Source: an optimization exercise on an open RTL-to-GDS flow (aim: small area). Production flows keep margins and buffers that such runs may drop. The RTL of this run was laid out without a check of its function. No activity file was given, so power comes from the tool's default toggle rates.

<file path="flow/design.v">
typedef struct packed {
    logic [31:0] compute_cycles;
    logic [31:0] config_bits;
    logic [31:0] pointer_walks;
    logic [31:0] data_size;
    logic [64-1:0] base_addr;
    logic                  valid;
    logic [4-1:0] epoch;
} layer_config_t;
typedef enum logic [1:0] {
    REQ_TYPE_CONFIG = 2'b00,
    REQ_TYPE_PTR    = 2'b01,
    REQ_TYPE_DATA   = 2'b10
} req_type_e;
typedef enum logic {
    PRIO_LOW  = 1'b0,
    PRIO_HIGH = 1'b1
} req_prio_e;
typedef struct packed {
    logic [256-1:0]   data;
    logic [6-1:0] id;
    logic [4-1:0]  epoch;
    logic                    last;
    logic                    error;
} mem_resp_t;
typedef struct packed {
    logic [64-1:0]   addr;
    logic [31:0]             len;     
    logic [6-1:0] id;
    logic [4-1:0]  epoch;
    req_type_e               rtype;
    req_prio_e               prio;
} mem_req_t;
module config_manager (
    input  logic                   clk,
    input  logic                   rst_n,
    input  logic [64-1:0]  s_axi_awaddr,
    input  logic                   s_axi_awvalid,
    output logic                   s_axi_awready,
    input  logic [31:0]            s_axi_wdata,
    input  logic [3:0]             s_axi_wstrb,
    input  logic                   s_axi_wvalid,
    output logic                   s_axi_wready,
    output logic [1:0]             s_axi_bresp,
    output logic                   s_axi_bvalid,
    input  logic                   s_axi_bready,
    input  logic                   core_safe_to_flip,
    input  logic                   no_outstanding_active,
    output logic                   request_flip,
    input  logic                   flip_ack,
    output layer_config_t          active_config,
    output layer_config_t          shadow_config,
    output logic                   layer_start_pulse,
    output logic [4-1:0] current_epoch
);
    layer_config_t active_config_r, shadow_config_r;
    logic          shadow_full;
    logic [4-1:0] epoch_counter;
    logic          request_flip_r;
    logic [2:0]    write_idx;
    typedef enum logic [1:0] { AXI_IDLE, AXI_WRITE, AXI_RESP } axi_state_e;
    axi_state_e axi_state;
    assign s_axi_awready = (axi_state == AXI_IDLE);
    assign s_axi_wready  = (axi_state == AXI_WRITE);
    assign s_axi_bresp   = 2'b00;
    always @(posedge clk or negedge rst_n) begin
        if (!rst_n) begin
            axi_state        <= AXI_IDLE;
            write_idx        <= 0;
            shadow_full      <= 1'b0;
            shadow_config_r  <= '0;
            s_axi_bvalid     <= 1'b0;
            epoch_counter    <= {4{1'b0}};
            request_flip_r   <= 1'b0;
            active_config_r  <= '0;
            layer_start_pulse <= 1'b0;
        end else begin
            case (axi_state)
                AXI_IDLE: begin
                    s_axi_bvalid <= 1'b0;
                    if (s_axi_awvalid) begin
                        axi_state <= AXI_WRITE;
                    end
                end
                AXI_WRITE: begin
                    if (s_axi_wvalid) begin
                        case (write_idx)
                            0: shadow_config_r.compute_cycles <= s_axi_wdata;
                            1: shadow_config_r.config_bits    <= s_axi_wdata;
                            2: shadow_config_r.pointer_walks  <= s_axi_wdata;
                            3: shadow_config_r.data_size      <= s_axi_wdata;
                            default: ;  
                        endcase
                        write_idx <= write_idx + 1;
                        s_axi_bvalid <= 1'b1;
                        axi_state <= AXI_RESP;
                        if (write_idx == 3) begin
                            shadow_full <= 1'b1;
                            shadow_config_r.valid <= 1'b1;
                            write_idx <= 0;
                        end
                    end
                end
                AXI_RESP: begin
                    if (s_axi_bready) begin
                        s_axi_bvalid <= 1'b0;
                        axi_state <= AXI_IDLE;
                    end
                end
                default: axi_state <= AXI_IDLE;
            endcase
            layer_start_pulse <= 1'b0;
            if (shadow_full && core_safe_to_flip && no_outstanding_active && !request_flip_r) begin
                request_flip_r <= 1'b1;
            end
            if (request_flip_r && flip_ack) begin
                active_config_r <= shadow_config_r;
                epoch_counter <= epoch_counter + 1;
                active_config_r.epoch <= epoch_counter + 1;
                active_config_r.valid <= 1'b1;
                shadow_full <= 1'b0;
                shadow_config_r.valid <= 1'b0;
                request_flip_r <= 1'b0;
                layer_start_pulse <= 1'b1;
            end
        end
    end
    assign request_flip = request_flip_r;
    assign active_config = active_config_r;
    assign shadow_config = shadow_config_r;
    assign current_epoch = epoch_counter;
endmodule
module memory_arbiter (
    input  logic        clk,
    input  logic        rst_n,
    input  mem_req_t    active_req,
    input  logic        active_req_valid,
    output logic        active_req_ready,
    output mem_resp_t   active_resp,
    output logic        active_resp_valid,
    input  mem_req_t    prefetch_req,
    input  logic        prefetch_req_valid,
    output logic        prefetch_req_ready,
    output mem_resp_t   prefetch_resp,
    output logic        prefetch_resp_valid,
    output mem_req_t    mem_master_req,
    output logic        mem_master_valid,
    input  logic        mem_master_ready,
    input  mem_resp_t   mem_master_resp,
    input  logic        mem_master_resp_valid,
    output logic        no_outstanding_active
);
    logic [7:0] active_cnt;
    logic [7:0] prefetch_cnt;
    localparam int ID_SRC_BIT = 6 - 1;
    assign active_resp = mem_master_resp;
    assign prefetch_resp = mem_master_resp;
    always @(*) begin
        mem_master_valid = 1'b0;
        mem_master_req = '0;
        active_req_ready = 1'b0;
        prefetch_req_ready = 1'b0;
        if (active_req_valid) begin
            mem_master_valid = 1'b1;
            mem_master_req   = active_req;
            mem_master_req.id[ID_SRC_BIT] = 1'b0;
            active_req_ready = mem_master_ready;
        end else if (prefetch_req_valid) begin
            mem_master_valid = 1'b1;
            mem_master_req   = prefetch_req;
            mem_master_req.id[ID_SRC_BIT] = 1'b1;
            prefetch_req_ready = mem_master_ready;
        end
    end
    always @(posedge clk or negedge rst_n) begin
        if (!rst_n) begin
            active_cnt <= 0;
            prefetch_cnt <= 0;
        end else begin
            if (active_req_valid && active_req_ready) active_cnt <= active_cnt + 1;
            if (prefetch_req_valid && prefetch_req_ready) prefetch_cnt <= prefetch_cnt + 1;
            if (mem_master_resp_valid && mem_master_resp.last) begin
                if (mem_master_resp.id[ID_SRC_BIT] == 1'b0 && active_cnt > 0) active_cnt <= active_cnt - 1;
                if (mem_master_resp.id[ID_SRC_BIT] == 1'b1 && prefetch_cnt > 0) prefetch_cnt <= prefetch_cnt - 1;
            end
        end
    end
    always @(*) begin
        active_resp_valid = 1'b0;
        prefetch_resp_valid = 1'b0;
        if (mem_master_resp_valid) begin
            if (mem_master_resp.id[ID_SRC_BIT] == 1'b0) begin
                active_resp_valid = 1'b1;
            end else begin
                prefetch_resp_valid = 1'b1;
            end
        end
    end
    assign no_outstanding_active = (active_cnt == 0);
endmodule
module prefetch_dma (
    input  logic                   clk,
    input  logic                   rst_n,
    input  layer_config_t          shadow_config,
    input  logic [4-1:0] current_epoch,
    input  logic                   start_prefetch,
    output logic                   busy,
    output logic [31:0]            bytes_fetched,  
    output mem_req_t               mem_req,
    output logic                   mem_req_valid,
    input  logic                   mem_req_ready,
    input  mem_resp_t              mem_resp,
    input  logic                   mem_resp_valid
);
    typedef enum logic [2:0] { IDLE, PTR_REQ, PTR_WAIT, DATA_REQ, DATA_WAIT, DONE } state_e;
    state_e state, next_state;
    logic [64-1:0] current_ptr_addr;
    logic [64-1:0] fetched_data_addr;
    logic [31:0]           walks_remaining;
    logic [4-1:0] my_epoch;
    logic [31:0]           bytes_accum;
    assign busy = (state != IDLE && state != DONE);
    assign bytes_fetched = bytes_accum;
    always @(*) begin
        next_state = state;
        mem_req_valid = 1'b0;
        mem_req = '0;
        mem_req.id[6-1] = 1'b1;
        case (state)
            IDLE: begin
                if (start_prefetch && shadow_config.valid) begin
                    next_state = PTR_REQ;
                end
            end
            PTR_REQ: begin
                mem_req.addr  = current_ptr_addr;
                mem_req.len   = 8;
                mem_req.rtype = REQ_TYPE_PTR;
                mem_req.prio  = PRIO_LOW;
                mem_req.epoch = my_epoch;
                mem_req_valid = 1'b1;
                if (mem_req_ready) next_state = PTR_WAIT;
            end
            PTR_WAIT: begin
                if (mem_resp_valid && (mem_resp.epoch == my_epoch) && (mem_resp.id == mem_req.id)) begin
                    next_state = DATA_REQ;
                end
            end
            DATA_REQ: begin
                mem_req.addr  = fetched_data_addr;
                mem_req.len   = (256/8);  
                mem_req.rtype = REQ_TYPE_DATA;
                mem_req.prio  = PRIO_LOW;
                mem_req.epoch = my_epoch;
                mem_req_valid = 1'b1;
                if (mem_req_ready) next_state = DATA_WAIT;
            end
            DATA_WAIT: begin
                if (mem_resp_valid && (mem_resp.epoch == my_epoch) && (mem_resp.id == mem_req.id) && mem_resp.last) begin
                    if (walks_remaining > 0) next_state = PTR_REQ;
                    else next_state = DONE;
                end
            end
            DONE: begin
                if (!shadow_config.valid) next_state = IDLE;
            end
            default: next_state = IDLE;
        endcase
    end
    always @(posedge clk or negedge rst_n) begin
        if (!rst_n) begin
            state <= IDLE;
            current_ptr_addr <= '0;
            fetched_data_addr <= '0;
            walks_remaining <= 0;
            my_epoch <= '0;
            bytes_accum <= 0;
        end else begin
            state <= next_state;
            if (state == IDLE && next_state == PTR_REQ) begin
                current_ptr_addr <= shadow_config.base_addr;
                walks_remaining  <= shadow_config.pointer_walks;
                my_epoch         <= current_epoch;
                bytes_accum      <= 0;
            end
            if (state == PTR_WAIT && mem_resp_valid && (mem_resp.epoch == my_epoch)) begin
                fetched_data_addr <= mem_resp.data[64-1:0];
            end
            if (state == DATA_WAIT && mem_resp_valid && (mem_resp.epoch == my_epoch) && mem_resp.last) begin
                bytes_accum <= bytes_accum + (256/8);
                if (walks_remaining > 0) begin
                    walks_remaining <= walks_remaining - 1;
                    current_ptr_addr <= current_ptr_addr + 8;  
                end
            end
            if (state != IDLE && my_epoch != current_epoch) begin
                state <= IDLE;
            end
        end
    end
endmodule
module flexpipe_top (
    input  logic                   clk,
    input  logic                   rst_n,
    input  logic dbg_mode,
    output logic [31:0] dbg_cycle_count,
    input  logic [64-1:0]  s_axi_awaddr,
    input  logic                   s_axi_awvalid,
    output logic                   s_axi_awready,
    input  logic [31:0]            s_axi_wdata,
    input  logic [3:0]             s_axi_wstrb,
    input  logic                   s_axi_wvalid,
    output logic                   s_axi_wready,
    output logic [1:0]             s_axi_bresp,
    output logic                   s_axi_bvalid,
    input  logic                   s_axi_bready,
    input  logic                   core_idle,
    input  logic                   core_pipeline_drained,
    input  logic                   flip_ack,
    output logic                   request_flip,
    output logic [196:0]           active_config,    
    output logic                   layer_start_pulse,
    input  logic [108:0]           core_mem_req,     
    input  logic                   core_mem_req_valid,
    output logic                   core_mem_req_ready,
    output logic [267:0]           core_mem_resp,    
    output logic                   core_mem_resp_valid,
    output logic [108:0]           mem_master_req,   
    output logic                   mem_master_valid,
    input  logic                   mem_master_ready,
    input  logic [267:0]           mem_master_resp,  
    input  logic                   mem_master_resp_valid
);
    layer_config_t shadow_config;
    logic [4-1:0] current_epoch;
    logic prefetch_busy;
    logic [31:0] bytes_fetched_w;
    mem_req_t prefetch_req;
    logic     prefetch_req_valid;
    logic     prefetch_req_ready;
    mem_resp_t prefetch_resp;
    logic     prefetch_resp_valid;
    mem_req_t arb_to_dram_req;
    logic     arb_to_dram_valid;
    logic no_outstanding_active;
    logic [31:0] dbg_cycle_count_r;
    always @(posedge clk or negedge rst_n) begin
        if (!rst_n) begin
            dbg_cycle_count_r <= 32'd0;
        end else begin
            if (dbg_mode)
                dbg_cycle_count_r <= dbg_cycle_count_r + 32'd1;
        end
    end
    assign dbg_cycle_count = dbg_cycle_count_r;
    config_manager u_config_manager (
        .clk                   (clk),
        .rst_n                 (rst_n),
        .s_axi_awaddr          (s_axi_awaddr),
        .s_axi_awvalid         (s_axi_awvalid),
        .s_axi_awready         (s_axi_awready),
        .s_axi_wdata           (s_axi_wdata),
        .s_axi_wstrb           (s_axi_wstrb),
        .s_axi_wvalid          (s_axi_wvalid),
        .s_axi_wready          (s_axi_wready),
        .s_axi_bresp           (s_axi_bresp),
        .s_axi_bvalid          (s_axi_bvalid),
        .s_axi_bready          (s_axi_bready),
        .core_safe_to_flip     (core_idle && core_pipeline_drained),
        .no_outstanding_active (no_outstanding_active),
        .request_flip          (request_flip),
        .flip_ack              (flip_ack),
        .active_config         (active_config),
        .shadow_config         (shadow_config),
        .layer_start_pulse     (layer_start_pulse),
        .current_epoch         (current_epoch)
    );
    prefetch_dma u_prefetch_dma (
        .clk               (clk),
        .rst_n             (rst_n),
        .shadow_config     (shadow_config),
        .current_epoch     (current_epoch),
        .start_prefetch    (shadow_config.valid && !prefetch_busy),
        .busy              (prefetch_busy),
        .bytes_fetched     (bytes_fetched_w),
        .mem_req           (prefetch_req),
        .mem_req_valid     (prefetch_req_valid),
        .mem_req_ready     (prefetch_req_ready),
        .mem_resp          (prefetch_resp),
        .mem_resp_valid    (prefetch_resp_valid)
    );
    memory_arbiter u_memory_arbiter (
        .clk                   (clk),
        .rst_n                 (rst_n),
        .active_req            (core_mem_req),
        .active_req_valid      (core_mem_req_valid),
        .active_req_ready      (core_mem_req_ready),
        .active_resp           (core_mem_resp),
        .active_resp_valid     (core_mem_resp_valid),
        .prefetch_req          (prefetch_req),
        .prefetch_req_valid    (prefetch_req_valid),
        .prefetch_req_ready    (prefetch_req_ready),
        .prefetch_resp         (prefetch_resp),
        .prefetch_resp_valid   (prefetch_resp_valid),
        .mem_master_req        (arb_to_dram_req),
        .mem_master_valid      (arb_to_dram_valid),
        .mem_master_ready      (mem_master_ready),
        .mem_master_resp       (mem_master_resp),
        .mem_master_resp_valid (mem_master_resp_valid),
        .no_outstanding_active (no_outstanding_active)
    );
    assign mem_master_req = arb_to_dram_req;
    assign mem_master_valid = arb_to_dram_valid;
endmodule
</file>
<file path="flow/config.mk">
export PLATFORM = sky130hd
export DESIGN_NAME = flexpipe_top
export DESIGN_NICKNAME = flexpipe_top
export VERILOG_FILES = /design/flow/design.v
export SDC_FILE = /design/flow/constraint.sdc
export NUM_CORES = 4
export LEC_CHECK = 0
export CAP_MARGIN = 20
export CORE_AREA = 10 10 410 410
export DIE_AREA = 0 0 420 420
export SLEW_MARGIN = 20
</file>
<file path="flow/constraint.sdc">
create_clock -name core_clock -period 5.0 [get_ports {clk}]
set_input_delay 1.0000 -clock core_clock [delete_from_list [all_inputs] [get_ports {clk}]]
set_output_delay 1.0000 -clock core_clock [all_outputs]
set_load 0.01 [all_outputs]
</file>
<file path="flow/run.sh">
#!/bin/bash
# synth_recipe.tcl (not shown) runs the flow's synth.tcl, then flattens the netlist and writes it again
# the make line also repeats each setting of config.mk as NAME=value (left out here)
make -C /OpenROAD-flow-scripts/flow DESIGN_CONFIG=/design/flow/config.mk WORK_HOME=/design/flow/orfs CLKGATE_MAP_FILE= SYNTH_SCRIPT=/design/flow/synth_recipe.tcl finish
</file>
**Routing congestion**

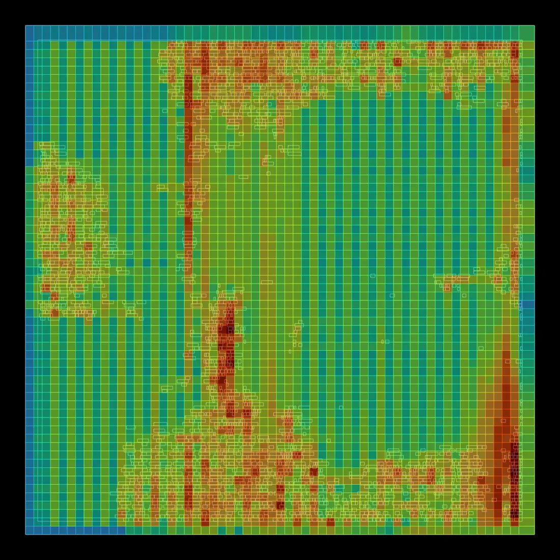
routed len/inst: 23.04 microns
GRT Total Usage: 11.24%
post-layout util: 20.42%
GRT met2 Usage: 20.73%

**Placed cells, one color a class**

Scale bar: 100 microns. Fill, decap, tap and diode cells in gray.
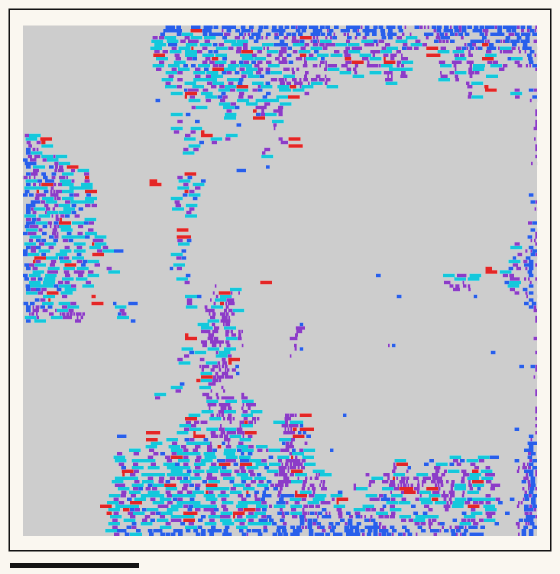
other buffers and delay cells: drawn in blue, cells 617. flops: drawn in cyan, cells 477. clock drivers and dummy loads: drawn in red, cells 109. combinational and other logic: drawn in purple, cells 1305.
Seq area share: 36.84%
row cnt: 146

**Signal wires on met1**

Cells faint in the background.
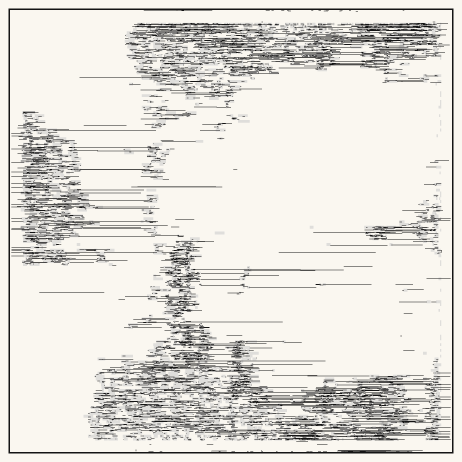
The layer carries 33.4 mm of wire. The wires run mostly horizontal. 2470 nets have wire on it.
met1 usage in global routing: 10.56%
Vias: 17143
drt total wl: 105600 microns

**Flops by top-level scope**

Other sequential cells in the stronger gray, the rest of the logic in the fainter gray.
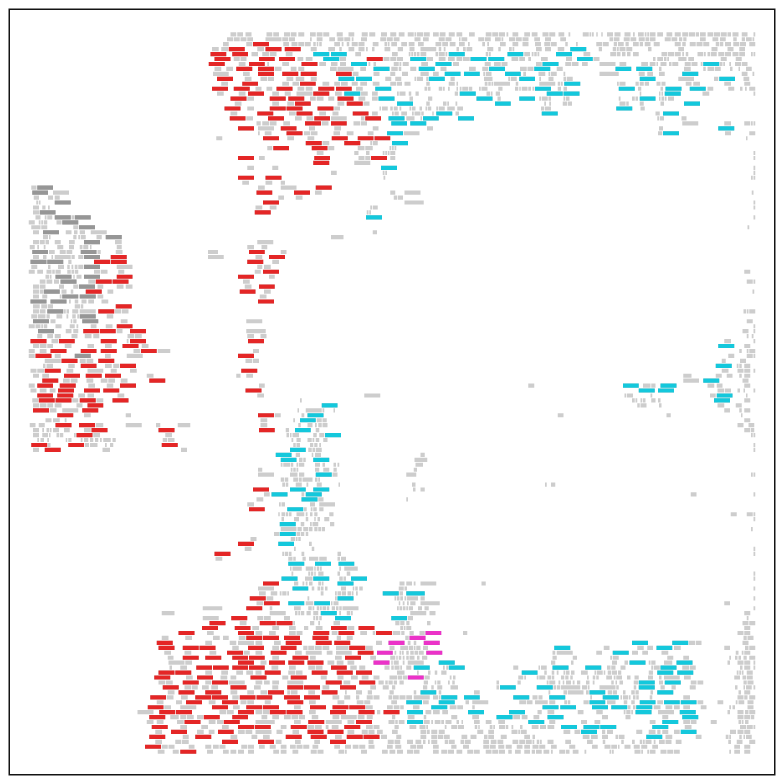
`u_config_manager`: drawn in red, placed flops 270. `u_prefetch_dma`: drawn in cyan, placed flops 167. `u_memory_arbiter`: drawn in magenta, placed flops 8, where south.
full die area: 176400 sq um
Finished Layout Cells: 4583

**Placement view**

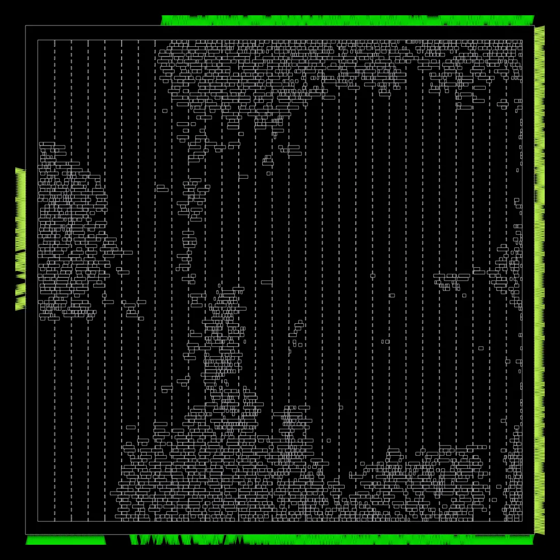
fill count: 17144
sequential cells: 477
tap cells: 2072

==> impl_metrics.yaml <==
worst_setup_path:
  worstSetupPathType: "reg -> out"
  reg2reg_slack_ns: 1.75
  critPathTopFamily: "buffers and inverters"
  startpoint: "u_prefetch_dma.state[2]"
  path_max_fanout: 38
yosys:
  ys_seq_elements: 477
  synth_area_per_cell_sq_um: 11.28
  synth_compound_area_share_pct: 5.020
  synth_edf_count: 0
  synth_area_sq_um: 24230
  seq_area_frac_synth_pct: 49.27
  synth_area_leaders: "dfrtp_1, mux2_2, buf_4"
  synth.top_cell.area_share_pct: 49.27
min_path:
  hp-class: "in -> async"
route:
  ant_nets: 0
  vias_per_cell: 3.741
  first_pass_iters: 5
  dr_wl_met3_microns: 10010
finish:
  top_register: "u_config_manager.active_config_r"
  clkbuf_count: 75
  layout_common_cells: "clkdlybuf4s50_1, dfrtp_1, mux2_2"
run:
  cap_violations: 0
floorplanning:
  die_h_microns: 420
pwr:
  switching_share_pct: 32.38
  clockPowerShare_pct: 33.7
  power_density_nw_per_um2: 410.1
  powerClk_w: 0.00448
  p_comb_share_pct: 24.7
cts:
  clk_root_buffer_cell: "clkbuf_16"
  cts_resized: 0
timing:
  holdWs_ns: 0.3187
  layout_min_cycle_time_ns: 4.376
global_routing:
  grt_max_degree: 112
outcome:
  status: "no timing/DRC/antenna violations"
placement:
  place_inst: 4471
  place.gp.congestion: 0.8530

## what the ideal ports hide
In the flow no input, the clock included, has a driving cell. The finished layout below was timed again as built, in two steps. Step 1 sets driving cells, clkbuf_16 on the clock port and buf_2 on the other inputs (assumed; they add their load-dependent delay and slew). Step 2 adds t to the input delays and takes it off the output delays; t is the mean of the earliest and latest rising clock arrival at the registers after step 1. Input paths then give back, and output paths get back, about the clock's delay inside the block. a / b / c = no drivers / after step 1 / after step 2; a / b = the first two.
shift t [ns]: 0.718
setup WS [ns]: 0.624 / 0.561 / 0.935
worst setup path at the end: input to output
worst slew at a driven data input, ns: 0.35
After both steps setup and hold are still met in this run. For this run, drivers alone change the setup slack by -0.063 ns; drivers and shift together by +0.311 ns.
